Source: an optimization exercise on an open RTL-to-GDS flow (aim: small area). Production flows keep margins and buffers that such runs may drop.
Only simulation tests tie the RTL to the original design; equivalence was not proved.
Power is estimated from default activity; no workload was simulated.

Cell classes on the final placement:
Bar = 100 µm.
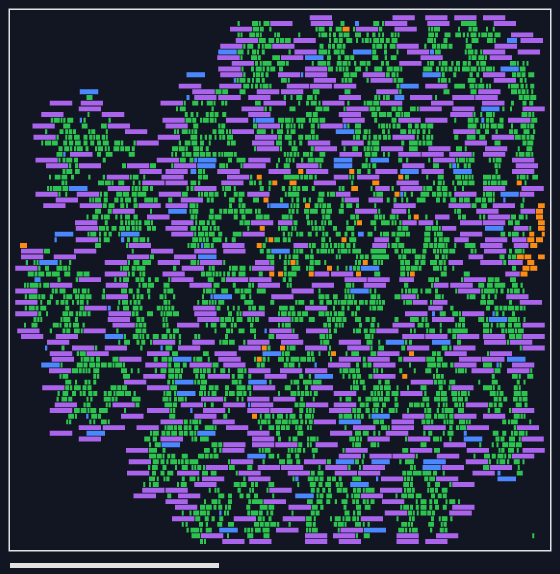
Routed metal per tile:
26 x 26 tiles, from dark purple (low) to yellow (high), scaled to the fullest tile. Values are wire area over tile area, all layers added.
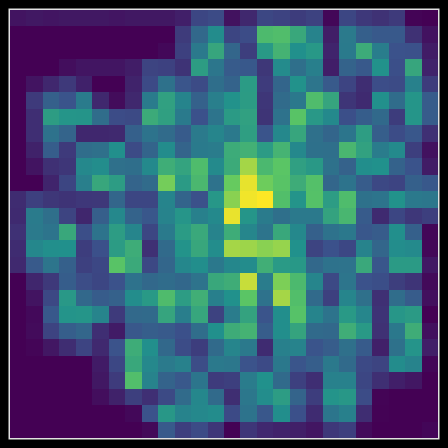
File: flow/run.sh
#!/bin/bash
# synth_recipe.tcl (not shown) runs the flow's synth.tcl, then flattens the netlist and writes it again
# the make line also repeats each setting of config.mk as NAME=value (left out here)
make -C /OpenROAD-flow-scripts/flow DESIGN_CONFIG=/design/flow/config.mk WORK_HOME=/design/flow/orfs CLKGATE_MAP_FILE= SYNTH_SCRIPT=/design/flow/synth_recipe.tcl finish
File: flow/config.mk
export PLATFORM = sky130hd
export DESIGN_NAME = lcd
export DESIGN_NICKNAME = lcd
export VERILOG_FILES = /design/flow/design.v
export SDC_FILE = /design/flow/constraint.sdc
export NUM_CORES = 4
export LEC_CHECK = 0
export CAP_MARGIN = 20
export CORE_MARGIN = 2
export CORE_UTILIZATION = 45
export PLACE_DENSITY = 0.6
export SLEW_MARGIN = 20
File: flow/constraint.sdc
create_clock -name core_clock -period 10.0 [get_ports {clk}]
set_input_delay 2.0000 -clock core_clock [delete_from_list [all_inputs] [get_ports {clk}]]
set_output_delay 2.0000 -clock core_clock [all_outputs]
set_load 0.01 [all_outputs]
File: flow/design.v
module lcd (clk, rst, in__data, in__valid, out__rs, out__lcd_out, out__rw, out__ready, out__en);
    input clk;
    input rst;
    input [7:0] in__data;
    input in__valid;
    output out__rs;
    output [7:0] out__lcd_out;
    output out__rw;
    output out__ready;
    output out__en;
    reg reg__ready__6;
    reg reg__en__11;
    reg reg__rs__15;
    reg reg__rw__19;
    reg [7:0] reg__lcd_out__23;
    reg [15:0] reg__ctr__34;
    reg [15:0] reg__ctr__53;
    reg [15:0] reg__ctr__68;
    reg [17:0] reg__ctr__82;
    reg [15:0] reg__ctr__103;
    reg [15:0] reg__ctr__118;
    reg [15:0] reg__ctr__133;
    reg [17:0] reg__ctr__147;
    reg [15:0] reg__ctr__165;
    reg [15:0] reg__ctr__180;
    reg [15:0] reg__ctr__195;
    reg [17:0] reg__ctr__209;
    reg [15:0] reg__ctr__227;
    reg [15:0] reg__ctr__242;
    reg [15:0] reg__ctr__257;
    reg [15:0] reg__ctr__276;
    reg [15:0] reg__ctr__291;
    reg [15:0] reg__ctr__306;
    reg [15:0] reg__ctr__325;
    reg [15:0] reg__ctr__340;
    reg [15:0] reg__ctr__355;
    reg [15:0] reg__ctr__374;
    reg [15:0] reg__ctr__389;
    reg [15:0] reg__ctr__404;
    reg [4:0] reg__count__417;
    reg [7:0] reg__latched__433;
    reg [15:0] reg__ctr__446;
    reg [15:0] reg__ctr__461;
    reg [15:0] reg__ctr__476;
    assign out__rs = reg__rs__15;
    assign out__lcd_out = reg__lcd_out__23;
    assign out__rw = reg__rw__19;
    assign out__ready = reg__ready__6;
    assign out__en = reg__en__11;
    wire [7:0] __0 = in__data;
    wire __1 = in__valid;
    wire __7 = reg__ready__6;
    wire __8 = 1'b0;
    wire __12 = reg__en__11;
    wire __16 = reg__rs__15;
    wire __20 = reg__rw__19;
    wire [7:0] __24 = reg__lcd_out__23;
    wire [7:0] __25 = 8'd0;
    wire [7:0] __31 = 8'd56;
    wire [15:0] __35 = reg__ctr__34;
    wire [15:0] __36 = 16'd0;
    wire [15:0] __38 = 16'd50000;
    wire __39 = (__35 != __38);
    wire [15:0] __47 = 16'd1;
    wire [15:0] __48 = (__35 + __47);
    wire __50 = 1'b1;
    wire [15:0] __54 = reg__ctr__53;
    wire __56 = (__54 != __38);
    wire [15:0] __64 = (__54 + __47);
    wire [15:0] __69 = reg__ctr__68;
    wire __71 = (__69 != __38);
    wire [15:0] __79 = (__69 + __47);
    wire [17:0] __83 = reg__ctr__82;
    wire [17:0] __84 = 18'd0;
    wire [17:0] __86 = 18'd205000;
    wire __87 = (__83 != __86);
    wire [17:0] __95 = 18'd1;
    wire [17:0] __96 = (__83 + __95);
    wire [15:0] __104 = reg__ctr__103;
    wire __106 = (__104 != __38);
    wire [15:0] __114 = (__104 + __47);
    wire [15:0] __119 = reg__ctr__118;
    wire __121 = (__119 != __38);
    wire [15:0] __129 = (__119 + __47);
    wire [15:0] __134 = reg__ctr__133;
    wire __136 = (__134 != __38);
    wire [15:0] __144 = (__134 + __47);
    wire [17:0] __148 = reg__ctr__147;
    wire __150 = (__148 != __86);
    wire [17:0] __158 = (__148 + __95);
    wire [15:0] __166 = reg__ctr__165;
    wire __168 = (__166 != __38);
    wire [15:0] __176 = (__166 + __47);
    wire [15:0] __181 = reg__ctr__180;
    wire __183 = (__181 != __38);
    wire [15:0] __191 = (__181 + __47);
    wire [15:0] __196 = reg__ctr__195;
    wire __198 = (__196 != __38);
    wire [15:0] __206 = (__196 + __47);
    wire [17:0] __210 = reg__ctr__209;
    wire __212 = (__210 != __86);
    wire [17:0] __220 = (__210 + __95);
    wire [15:0] __228 = reg__ctr__227;
    wire __230 = (__228 != __38);
    wire [15:0] __238 = (__228 + __47);
    wire [15:0] __243 = reg__ctr__242;
    wire __245 = (__243 != __38);
    wire [15:0] __253 = (__243 + __47);
    wire [15:0] __258 = reg__ctr__257;
    wire __260 = (__258 != __38);
    wire [15:0] __268 = (__258 + __47);
    wire [7:0] __273 = 8'd1;
    wire [15:0] __277 = reg__ctr__276;
    wire __279 = (__277 != __38);
    wire [15:0] __287 = (__277 + __47);
    wire [15:0] __292 = reg__ctr__291;
    wire __294 = (__292 != __38);
    wire [15:0] __302 = (__292 + __47);
    wire [15:0] __307 = reg__ctr__306;
    wire __309 = (__307 != __38);
    wire [15:0] __317 = (__307 + __47);
    wire [7:0] __322 = 8'd14;
    wire [15:0] __326 = reg__ctr__325;
    wire __328 = (__326 != __38);
    wire [15:0] __336 = (__326 + __47);
    wire [15:0] __341 = reg__ctr__340;
    wire __343 = (__341 != __38);
    wire [15:0] __351 = (__341 + __47);
    wire [15:0] __356 = reg__ctr__355;
    wire __358 = (__356 != __38);
    wire [15:0] __366 = (__356 + __47);
    wire [7:0] __371 = 8'd6;
    wire [15:0] __375 = reg__ctr__374;
    wire __377 = (__375 != __38);
    wire [15:0] __385 = (__375 + __47);
    wire [15:0] __390 = reg__ctr__389;
    wire __392 = (__390 != __38);
    wire [15:0] __400 = (__390 + __47);
    wire [15:0] __405 = reg__ctr__404;
    wire __407 = (__405 != __38);
    wire [15:0] __415 = (__405 + __47);
    wire [4:0] __418 = reg__count__417;
    wire [4:0] __419 = 5'd0;
    wire __424 = (! __1);
    wire [7:0] __434 = reg__latched__433;
    wire [15:0] __447 = reg__ctr__446;
    wire __449 = (__447 != __38);
    wire [15:0] __457 = (__447 + __47);
    wire [15:0] __462 = reg__ctr__461;
    wire __464 = (__462 != __38);
    wire [15:0] __472 = (__462 + __47);
    wire [15:0] __477 = reg__ctr__476;
    wire __479 = (__477 != __38);
    wire [15:0] __487 = (__477 + __47);
    wire __489 = (__114 != __38);
    wire __490 = (__50 && __489);
    wire __491 = (! __489);
    wire __492 = (__50 && __491);
    wire __493 = (__487 != __38);
    wire __494 = (__50 && __493);
    wire __495 = (! __493);
    wire __496 = (__50 && __495);
    wire __497 = (__457 != __38);
    wire __498 = (__50 && __497);
    wire __499 = (! __497);
    wire __500 = (__50 && __499);
    wire __501 = (__472 != __38);
    wire __502 = (__50 && __501);
    wire __503 = (! __501);
    wire __504 = (__50 && __503);
    wire __505 = (__253 != __38);
    wire __506 = (__50 && __505);
    wire __507 = (! __505);
    wire __508 = (__50 && __507);
    wire __509 = (__317 != __38);
    wire __510 = (__50 && __509);
    wire __511 = (! __509);
    wire __512 = (__50 && __511);
    wire __513 = (__220 != __86);
    wire __514 = (__50 && __513);
    wire __515 = (! __513);
    wire __516 = (__50 && __515);
    wire __517 = (__268 != __38);
    wire __518 = (__50 && __517);
    wire __519 = (! __517);
    wire __520 = (__50 && __519);
    wire __521 = (__415 != __38);
    wire __522 = (__50 && __521);
    wire __523 = (! __521);
    wire __524 = (__50 && __523);
    wire __525 = (__191 != __38);
    wire __526 = (__50 && __525);
    wire __527 = (! __525);
    wire __528 = (__50 && __527);
    wire __529 = (__287 != __38);
    wire __530 = (__50 && __529);
    wire __531 = (! __529);
    wire __532 = (__50 && __531);
    wire __533 = (__48 != __38);
    wire __534 = (__50 && __533);
    wire __535 = (! __533);
    wire __536 = (__50 && __535);
    wire __537 = (__96 != __86);
    wire __538 = (__50 && __537);
    wire __539 = (! __537);
    wire __540 = (__50 && __539);
    wire __541 = (__351 != __38);
    wire __542 = (__50 && __541);
    wire __543 = (! __541);
    wire __544 = (__50 && __543);
    wire __545 = (__79 != __38);
    wire __546 = (__50 && __545);
    wire __547 = (! __545);
    wire __548 = (__50 && __547);
    wire __549 = (__158 != __86);
    wire __550 = (__50 && __549);
    wire __551 = (! __549);
    wire __552 = (__50 && __551);
    wire __553 = (__206 != __38);
    wire __554 = (__50 && __553);
    wire __555 = (! __553);
    wire __556 = (__50 && __555);
    wire __557 = (__238 != __38);
    wire __558 = (__50 && __557);
    wire __559 = (! __557);
    wire __560 = (__50 && __559);
    wire __561 = (__302 != __38);
    wire __562 = (__50 && __561);
    wire __563 = (! __561);
    wire __564 = (__50 && __563);
    wire __565 = (__366 != __38);
    wire __566 = (__50 && __565);
    wire __567 = (! __565);
    wire __568 = (__50 && __567);
    wire __569 = (__129 != __38);
    wire __570 = (__50 && __569);
    wire __571 = (! __569);
    wire __572 = (__50 && __571);
    wire __573 = (__385 != __38);
    wire __574 = (__50 && __573);
    wire __575 = (! __573);
    wire __576 = (__50 && __575);
    wire __577 = (__144 != __38);
    wire __578 = (__50 && __577);
    wire __579 = (! __577);
    wire __580 = (__50 && __579);
    wire __581 = (__400 != __38);
    wire __582 = (__50 && __581);
    wire __583 = (! __581);
    wire __584 = (__50 && __583);
    wire __585 = (__176 != __38);
    wire __586 = (__50 && __585);
    wire __587 = (! __585);
    wire __588 = (__50 && __587);
    wire __589 = (__64 != __38);
    wire __590 = (__50 && __589);
    wire __591 = (! __589);
    wire __592 = (__50 && __591);
    wire __593 = (__336 != __38);
    wire __594 = (__50 && __593);
    wire __595 = (! __593);
    wire __596 = (__50 && __595);
    wire __597 = (__496 && __424);
    wire __598 = (__524 && __424);
    wire __599 = (__50 && __424);
    wire __600 = (! __424);
    wire __601 = (__496 && __600);
    wire __602 = (__524 && __600);
    wire __603 = (__50 && __600);
    wire __604 = (__494 || __601);
    wire __605 = (__494 ? __7 : __50);
    wire [15:0] __606 = (__494 ? __487 : __487);
    wire [7:0] __607 = (__494 ? __434 : __0);
    wire __608 = (__604 || __597);
    wire __609 = (__604 ? __605 : __50);
    wire [15:0] __610 = (__604 ? __606 : __487);
    wire [7:0] __611 = (__604 ? __607 : __434);
    wire __612 = (__504 || __502);
    wire [15:0] __613 = (__504 ? __472 : __472);
    wire __614 = (__504 ? __8 : __12);
    wire [15:0] __615 = (__504 ? __36 : __477);
    wire __616 = (__500 || __498);
    wire [15:0] __617 = (__500 ? __36 : __462);
    wire __618 = (__500 ? __50 : __12);
    wire [15:0] __619 = (__500 ? __457 : __457);
    wire __620 = (__518 || __520);
    wire [15:0] __621 = (__518 ? __268 : __268);
    wire __622 = (__518 ? __20 : __8);
    wire [15:0] __623 = (__518 ? __277 : __36);
    wire [7:0] __624 = (__518 ? __24 : __273);
    wire __625 = (__518 ? __16 : __8);
    wire __626 = (__514 || __516);
    wire [17:0] __627 = (__514 ? __220 : __220);
    wire [15:0] __628 = (__514 ? __228 : __36);
    wire __629 = (__514 ? __20 : __8);
    wire [7:0] __630 = (__514 ? __24 : __31);
    wire __631 = (__514 ? __16 : __8);
    wire __632 = (__510 || __512);
    wire __633 = (__510 ? __20 : __8);
    wire [15:0] __634 = (__510 ? __317 : __317);
    wire [15:0] __635 = (__510 ? __326 : __36);
    wire [7:0] __636 = (__510 ? __24 : __322);
    wire __637 = (__510 ? __16 : __8);
    wire __638 = (__508 || __506);
    wire [15:0] __639 = (__508 ? __36 : __258);
    wire [15:0] __640 = (__508 ? __253 : __253);
    wire __641 = (__508 ? __8 : __12);
    wire __642 = (__564 || __562);
    wire [15:0] __643 = (__564 ? __302 : __302);
    wire [15:0] __644 = (__564 ? __36 : __307);
    wire __645 = (__564 ? __8 : __12);
    wire __646 = (__566 || __568);
    wire __647 = (__566 ? __20 : __8);
    wire [15:0] __648 = (__566 ? __366 : __366);
    wire [15:0] __649 = (__566 ? __375 : __36);
    wire [7:0] __650 = (__566 ? __24 : __371);
    wire __651 = (__566 ? __16 : __8);
    wire __652 = (__550 || __552);
    wire __653 = (__550 ? __20 : __8);
    wire [17:0] __654 = (__550 ? __158 : __158);
    wire [15:0] __655 = (__550 ? __166 : __36);
    wire [7:0] __656 = (__550 ? __24 : __31);
    wire __657 = (__550 ? __16 : __8);
    wire __658 = (__556 || __554);
    wire [17:0] __659 = (__556 ? __84 : __210);
    wire [15:0] __660 = (__556 ? __206 : __206);
    wire __661 = (__560 || __558);
    wire [15:0] __662 = (__560 ? __238 : __238);
    wire [15:0] __663 = (__560 ? __36 : __243);
    wire __664 = (__560 ? __50 : __12);
    wire __665 = (__532 || __530);
    wire [15:0] __666 = (__532 ? __36 : __292);
    wire [15:0] __667 = (__532 ? __287 : __287);
    wire __668 = (__532 ? __50 : __12);
    wire __669 = (__534 || __536);
    wire [15:0] __670 = (__534 ? __48 : __48);
    wire [15:0] __671 = (__534 ? __54 : __36);
    wire __672 = (__534 ? __12 : __50);
    wire __673 = (__546 || __548);
    wire [17:0] __674 = (__546 ? __83 : __84);
    wire [15:0] __675 = (__546 ? __79 : __79);
    wire __676 = (__538 || __540);
    wire __677 = (__538 ? __20 : __8);
    wire [17:0] __678 = (__538 ? __96 : __96);
    wire [15:0] __679 = (__538 ? __104 : __36);
    wire [7:0] __680 = (__538 ? __24 : __31);
    wire __681 = (__538 ? __16 : __8);
    wire __682 = (__544 || __542);
    wire [15:0] __683 = (__544 ? __36 : __356);
    wire [15:0] __684 = (__544 ? __351 : __351);
    wire __685 = (__544 ? __8 : __12);
    wire __686 = (__602 || __522);
    wire __687 = (__602 ? __50 : __7);
    wire [15:0] __688 = (__602 ? __415 : __415);
    wire [7:0] __689 = (__602 ? __0 : __434);
    wire [4:0] __690 = (__602 ? __419 : __418);
    wire __691 = (__686 || __598);
    wire __692 = (__686 ? __687 : __50);
    wire [15:0] __693 = (__686 ? __688 : __415);
    wire [7:0] __694 = (__686 ? __689 : __434);
    wire [4:0] __695 = (__686 ? __690 : __419);
    wire __696 = (__528 || __526);
    wire [15:0] __697 = (__528 ? __36 : __196);
    wire [15:0] __698 = (__528 ? __191 : __191);
    wire __699 = (__528 ? __8 : __12);
    wire __700 = (__592 || __590);
    wire [15:0] __701 = (__592 ? __64 : __64);
    wire [15:0] __702 = (__592 ? __36 : __69);
    wire __703 = (__592 ? __8 : __12);
    wire __704 = (__596 || __594);
    wire [15:0] __705 = (__596 ? __336 : __336);
    wire [15:0] __706 = (__596 ? __36 : __341);
    wire __707 = (__596 ? __50 : __12);
    wire __708 = (__580 || __578);
    wire [17:0] __709 = (__580 ? __84 : __148);
    wire [15:0] __710 = (__580 ? __144 : __144);
    wire __711 = (__584 || __582);
    wire [15:0] __712 = (__584 ? __400 : __400);
    wire [15:0] __713 = (__584 ? __36 : __405);
    wire __714 = (__584 ? __8 : __12);
    wire __715 = (__588 || __586);
    wire [15:0] __716 = (__588 ? __176 : __176);
    wire [15:0] __717 = (__588 ? __36 : __181);
    wire __718 = (__588 ? __50 : __12);
    wire __719 = (__603 || __599);
    wire [7:0] __720 = (__603 ? __0 : __434);
    wire __721 = (__572 || __570);
    wire [15:0] __722 = (__572 ? __36 : __134);
    wire [15:0] __723 = (__572 ? __129 : __129);
    wire __724 = (__572 ? __8 : __12);
    wire __725 = (__576 || __574);
    wire [15:0] __726 = (__576 ? __36 : __390);
    wire [15:0] __727 = (__576 ? __385 : __385);
    wire __728 = (__576 ? __50 : __12);
    wire __729 = (__492 || __490);
    wire [15:0] __730 = (__492 ? __114 : __114);
    wire [15:0] __731 = (__492 ? __36 : __119);
    wire __732 = (__492 ? __50 : __12);
    reg [4:0] state__;
    always @(posedge clk)
        if (rst) begin
            case (1'b1)
                __50: state__ <= 5'd0;
            endcase
            reg__ready__6 <= __8;
            reg__en__11 <= __8;
            reg__rs__15 <= __8;
            reg__rw__19 <= __8;
            reg__lcd_out__23 <= __31;
            reg__ctr__34 <= __36;
        end else case (state__)
            5'd0: begin
                case (1'b1)
                    __534: state__ <= 5'd0;
                    __536: state__ <= 5'd1;
                endcase
                reg__en__11 <= __672;
                reg__ctr__34 <= __670;
                reg__ctr__53 <= __671;
            end
            5'd1: begin
                case (1'b1)
                    __592: state__ <= 5'd2;
                    __590: state__ <= 5'd1;
                endcase
                reg__en__11 <= __703;
                reg__ctr__53 <= __701;
                reg__ctr__68 <= __702;
            end
            5'd2: begin
                case (1'b1)
                    __546: state__ <= 5'd2;
                    __548: state__ <= 5'd3;
                endcase
                reg__ctr__68 <= __675;
                reg__ctr__82 <= __674;
            end
            5'd3: begin
                case (1'b1)
                    __538: state__ <= 5'd3;
                    __540: state__ <= 5'd4;
                endcase
                reg__rs__15 <= __681;
                reg__rw__19 <= __677;
                reg__lcd_out__23 <= __680;
                reg__ctr__82 <= __678;
                reg__ctr__103 <= __679;
            end
            5'd4: begin
                case (1'b1)
                    __492: state__ <= 5'd5;
                    __490: state__ <= 5'd4;
                endcase
                reg__en__11 <= __732;
                reg__ctr__103 <= __730;
                reg__ctr__118 <= __731;
            end
            5'd5: begin
                case (1'b1)
                    __572: state__ <= 5'd6;
                    __570: state__ <= 5'd5;
                endcase
                reg__en__11 <= __724;
                reg__ctr__118 <= __723;
                reg__ctr__133 <= __722;
            end
            5'd6: begin
                case (1'b1)
                    __580: state__ <= 5'd7;
                    __578: state__ <= 5'd6;
                endcase
                reg__ctr__133 <= __710;
                reg__ctr__147 <= __709;
            end
            5'd7: begin
                case (1'b1)
                    __550: state__ <= 5'd7;
                    __552: state__ <= 5'd8;
                endcase
                reg__rs__15 <= __657;
                reg__rw__19 <= __653;
                reg__lcd_out__23 <= __656;
                reg__ctr__147 <= __654;
                reg__ctr__165 <= __655;
            end
            5'd8: begin
                case (1'b1)
                    __588: state__ <= 5'd9;
                    __586: state__ <= 5'd8;
                endcase
                reg__en__11 <= __718;
                reg__ctr__165 <= __716;
                reg__ctr__180 <= __717;
            end
            5'd9: begin
                case (1'b1)
                    __528: state__ <= 5'd10;
                    __526: state__ <= 5'd9;
                endcase
                reg__en__11 <= __699;
                reg__ctr__180 <= __698;
                reg__ctr__195 <= __697;
            end
            5'd10: begin
                case (1'b1)
                    __556: state__ <= 5'd11;
                    __554: state__ <= 5'd10;
                endcase
                reg__ctr__195 <= __660;
                reg__ctr__209 <= __659;
            end
            5'd11: begin
                case (1'b1)
                    __514: state__ <= 5'd11;
                    __516: state__ <= 5'd12;
                endcase
                reg__rs__15 <= __631;
                reg__rw__19 <= __629;
                reg__lcd_out__23 <= __630;
                reg__ctr__209 <= __627;
                reg__ctr__227 <= __628;
            end
            5'd12: begin
                case (1'b1)
                    __560: state__ <= 5'd13;
                    __558: state__ <= 5'd12;
                endcase
                reg__en__11 <= __664;
                reg__ctr__227 <= __662;
                reg__ctr__242 <= __663;
            end
            5'd13: begin
                case (1'b1)
                    __508: state__ <= 5'd14;
                    __506: state__ <= 5'd13;
                endcase
                reg__en__11 <= __641;
                reg__ctr__242 <= __640;
                reg__ctr__257 <= __639;
            end
            5'd14: begin
                case (1'b1)
                    __518: state__ <= 5'd14;
                    __520: state__ <= 5'd15;
                endcase
                reg__rs__15 <= __625;
                reg__rw__19 <= __622;
                reg__lcd_out__23 <= __624;
                reg__ctr__257 <= __621;
                reg__ctr__276 <= __623;
            end
            5'd15: begin
                case (1'b1)
                    __532: state__ <= 5'd16;
                    __530: state__ <= 5'd15;
                endcase
                reg__en__11 <= __668;
                reg__ctr__276 <= __667;
                reg__ctr__291 <= __666;
            end
            5'd16: begin
                case (1'b1)
                    __564: state__ <= 5'd17;
                    __562: state__ <= 5'd16;
                endcase
                reg__en__11 <= __645;
                reg__ctr__291 <= __643;
                reg__ctr__306 <= __644;
            end
            5'd17: begin
                case (1'b1)
                    __510: state__ <= 5'd17;
                    __512: state__ <= 5'd18;
                endcase
                reg__rs__15 <= __637;
                reg__rw__19 <= __633;
                reg__lcd_out__23 <= __636;
                reg__ctr__306 <= __634;
                reg__ctr__325 <= __635;
            end
            5'd18: begin
                case (1'b1)
                    __596: state__ <= 5'd19;
                    __594: state__ <= 5'd18;
                endcase
                reg__en__11 <= __707;
                reg__ctr__325 <= __705;
                reg__ctr__340 <= __706;
            end
            5'd19: begin
                case (1'b1)
                    __544: state__ <= 5'd20;
                    __542: state__ <= 5'd19;
                endcase
                reg__en__11 <= __685;
                reg__ctr__340 <= __684;
                reg__ctr__355 <= __683;
            end
            5'd20: begin
                case (1'b1)
                    __566: state__ <= 5'd20;
                    __568: state__ <= 5'd21;
                endcase
                reg__rs__15 <= __651;
                reg__rw__19 <= __647;
                reg__lcd_out__23 <= __650;
                reg__ctr__355 <= __648;
                reg__ctr__374 <= __649;
            end
            5'd21: begin
                case (1'b1)
                    __576: state__ <= 5'd22;
                    __574: state__ <= 5'd21;
                endcase
                reg__en__11 <= __728;
                reg__ctr__374 <= __727;
                reg__ctr__389 <= __726;
            end
            5'd22: begin
                case (1'b1)
                    __584: state__ <= 5'd23;
                    __582: state__ <= 5'd22;
                endcase
                reg__en__11 <= __714;
                reg__ctr__389 <= __712;
                reg__ctr__404 <= __713;
            end
            5'd23: begin
                case (1'b1)
                    __602: state__ <= 5'd25;
                    __522: state__ <= 5'd23;
                    __598: state__ <= 5'd24;
                endcase
                reg__ready__6 <= __692;
                reg__ctr__404 <= __693;
                reg__count__417 <= __695;
                reg__latched__433 <= __694;
            end
            5'd24: begin
                case (1'b1)
                    __603: state__ <= 5'd25;
                    __599: state__ <= 5'd24;
                endcase
                reg__latched__433 <= __720;
            end
            5'd25: begin
                case (1'b1)
                    __50: state__ <= 5'd26;
                endcase
                reg__ready__6 <= __8;
                reg__rs__15 <= __50;
                reg__rw__19 <= __8;
                reg__lcd_out__23 <= __434;
                reg__ctr__446 <= __36;
            end
            5'd26: begin
                case (1'b1)
                    __500: state__ <= 5'd27;
                    __498: state__ <= 5'd26;
                endcase
                reg__en__11 <= __618;
                reg__ctr__446 <= __619;
                reg__ctr__461 <= __617;
            end
            5'd27: begin
                case (1'b1)
                    __504: state__ <= 5'd28;
                    __502: state__ <= 5'd27;
                endcase
                reg__en__11 <= __614;
                reg__ctr__461 <= __613;
                reg__ctr__476 <= __615;
            end
            5'd28: begin
                case (1'b1)
                    __494: state__ <= 5'd28;
                    __601: state__ <= 5'd25;
                    __597: state__ <= 5'd24;
                endcase
                reg__ready__6 <= __609;
                reg__latched__433 <= __611;
                reg__ctr__476 <= __610;
            end
        endcase
endmodule
==> qor_table.md <==
| Metric | Reported | Unit |
| --- | --- | --- |
| Share of total power in sequential cells | 48.5 | % |
| Total number of nets in the final design | 3091 | - |
| GRT met1 Usage | 26.53 | % |
| Clock share of power | 41.3 | % |
| Crit path top cell by count | sky130_fd_sc_hd__mux2_2 | - |
| Run status | no timing/DRC/antenna violations | - |
| Final count of hold timing violations | 0 | - |
| Routed wire length | 64.32 | mm |
| Die Height | 258.0 | µm |
| Vias | 22100 | - |
| Max-slew violation total from the final report | 0 | - |
| Largest registers | reg__ctr__147 x18, reg__ctr__209 x18, reg__ctr__82 x18 | - |
| Gr busiest metal | met2 | - |
| Sequential power | 2250 | µW |
| Count of hold buffers inserted by post-cts repair | 0 | - |
| Number of buffers inserted during clock tree synthesis | 54 | - |
| Maximum number of pins on one net before global-route repair | 64 | - |
| Startpoint of the worst setup timing path | reg__ctr__476[0] | - |
| End of the worst register-to-register path | reg__latched__433[1] | - |
| Count of non-CTS inverters in the layout | 61 | - |
| Clock-cell share of area | 5.367 | % |
| Endpoint arrival time on the critical path | 4.08 | ns |
| Initial standard-cell utilization of the core | 45.30 | % |
| Post-placement cell count | 3833 | - |
| Reg2reg path depth | 8 | - |
| Top Consumer | sequential cells | - |
| Crit path kind | register to register | - |
| Placeable core region | 64120 | µm² |
| HPWL after detailed placement | 44.97 | mm |
| Number of inserted filler cells in the final layout | 5884 | - |
| Cells after synthesis | 3064 | - |
| Fmax achieved | 259.1 | MHz |
| CTS tree | yes | - |
| Detailed-router iteration count before antenna repair | 5 | - |
| Sum of met2 wire segment lengths after detailed routing | 29.69 | mm |
| Post-synthesis cell area | 29040 | µm² |
| Vias in the first global route | 20950 | - |
| #FFs+latches synth | 462 | - |
| Type of element capturing the critical path | register | - |
| Worst rel slew slack | 28.89 | % |
| Part of the cycle the worst path needs | 38.60 | % |
| Dominant synthesized flop cell | sky130_fd_sc_hd__edfxtp_1 | - |
| Setup TNS | 0 | ns |
| Worst-path cell chain | ha_1 -> nand3_1 -> nor4_2 -> mux2_2 -> mux2_2 -> or4_1 -> a22o_1 -> nor4_4 | - |
| Most frequent cells in the layout | 564 x sky130_fd_sc_hd__nor2_1, 430 x sky130_fd_sc_hd__edfxtp_1, 252 x sky130_fd_sc_hd__nand2_1, 210 x sky130_fd_sc_hd__xor2_1, 206 x sky130_fd_sc_hd__xnor2_1 | - |
| FF+latch area | 13550 | µm² |
| Wire length of the first global-routing pass | 106.1 | mm |
| Number of H-tree levels | 2 | - |
| Hold wc startpoint | reg__lcd_out__23[1] | - |
| Routed vias/inst | 5.618 | - |
| Post-Syn Nets | 3121 | - |
| Required @ worst endpoint | 10.22 | ns |
| Met2 routing resource usage after global routing | 31.26 | % |
| Proportion of power drawn by combinational gates | 10.2 | % |
| Antenna diode instance count | 1 | - |
| Row cnt | 93 | - |
| Layout buffering overhead excluding clock cells | 1.380 | % |
| Count of flip-flops with a built-in enable after synthesis | 430 | - |
| Clock latency (worst-skew pair) | 0.60 | ns |
| Highest layer used for signal routing | met4 | - |
| Fraction of layout instances using a drive strength above 1 | 5.848 | % |
| Global-route track usage on met3 | 2.709 | % |
| Total congestion overflow after global routing | 0 | - |
| Minimum period implied by the final worst setup slack | 3.859 | ns |
| Launch instance of the worst register-to-register path | reg__ctr__476[0] | - |
| Slack of the worst reg-to-reg path | 6.14 | ns |
| Post CTS Setup Buffer Count | 0 | - |
| Drt initial violations | 1771 | - |
| Library cell used as clock root buffer | sky130_fd_sc_hd__clkbuf_16 | - |
| Core occupancy in the finished layout | 49.48 | % |
-- 'cell classes on the final placement' (at the start) --
green -> combinational and other logic  # cells 2464, share of their area 49%
orange -> remaining buffers and delay cells  # cells 52, share of their area 1.4%
purple -> sequential cells  # cells 462, share of their area 44%
blue -> clock drivers and dummy loads  # cells 100, share of their area 5.6%

-- 'routed metal per tile' (at the start) --
nearly empty tiles = 13%
mean over tiles = 0.15
emptiest ninth of the die = top left
densest ninth of the die = middle
post-DR wirelength/cell: 16.35 µm
GRT Overall Usage: 19.02%

-- separate check: timing with driven ports --
In the flow no input, the clock included, has a driving cell. The finished layout below was timed again as built, in two steps. Step 1 (the two cells are an assumption about what drives the block):
set clk [get_ports {clk}]
set_driving_cell -lib_cell sky130_fd_sc_hd__clkbuf_16 $clk
set_driving_cell -lib_cell sky130_fd_sc_hd__buf_2 [delete_from_list [all_inputs] $clk]
Step 2 also shifts input and output timing later by t, the mid clock arrival at the registers, as if the neighbouring blocks saw the same clock. a / b / c = no drivers / after step 1 / after step 2; a / b = the first two.
t (ns): 0.651
setup slack, ns: 6.141 / 6.141 / 5.812
worst setup path after step 2: input to register
After both steps setup and hold are still met in this run. The setup slack of this run moves by 0.000 ns with the drivers and by -0.329 ns with both steps.
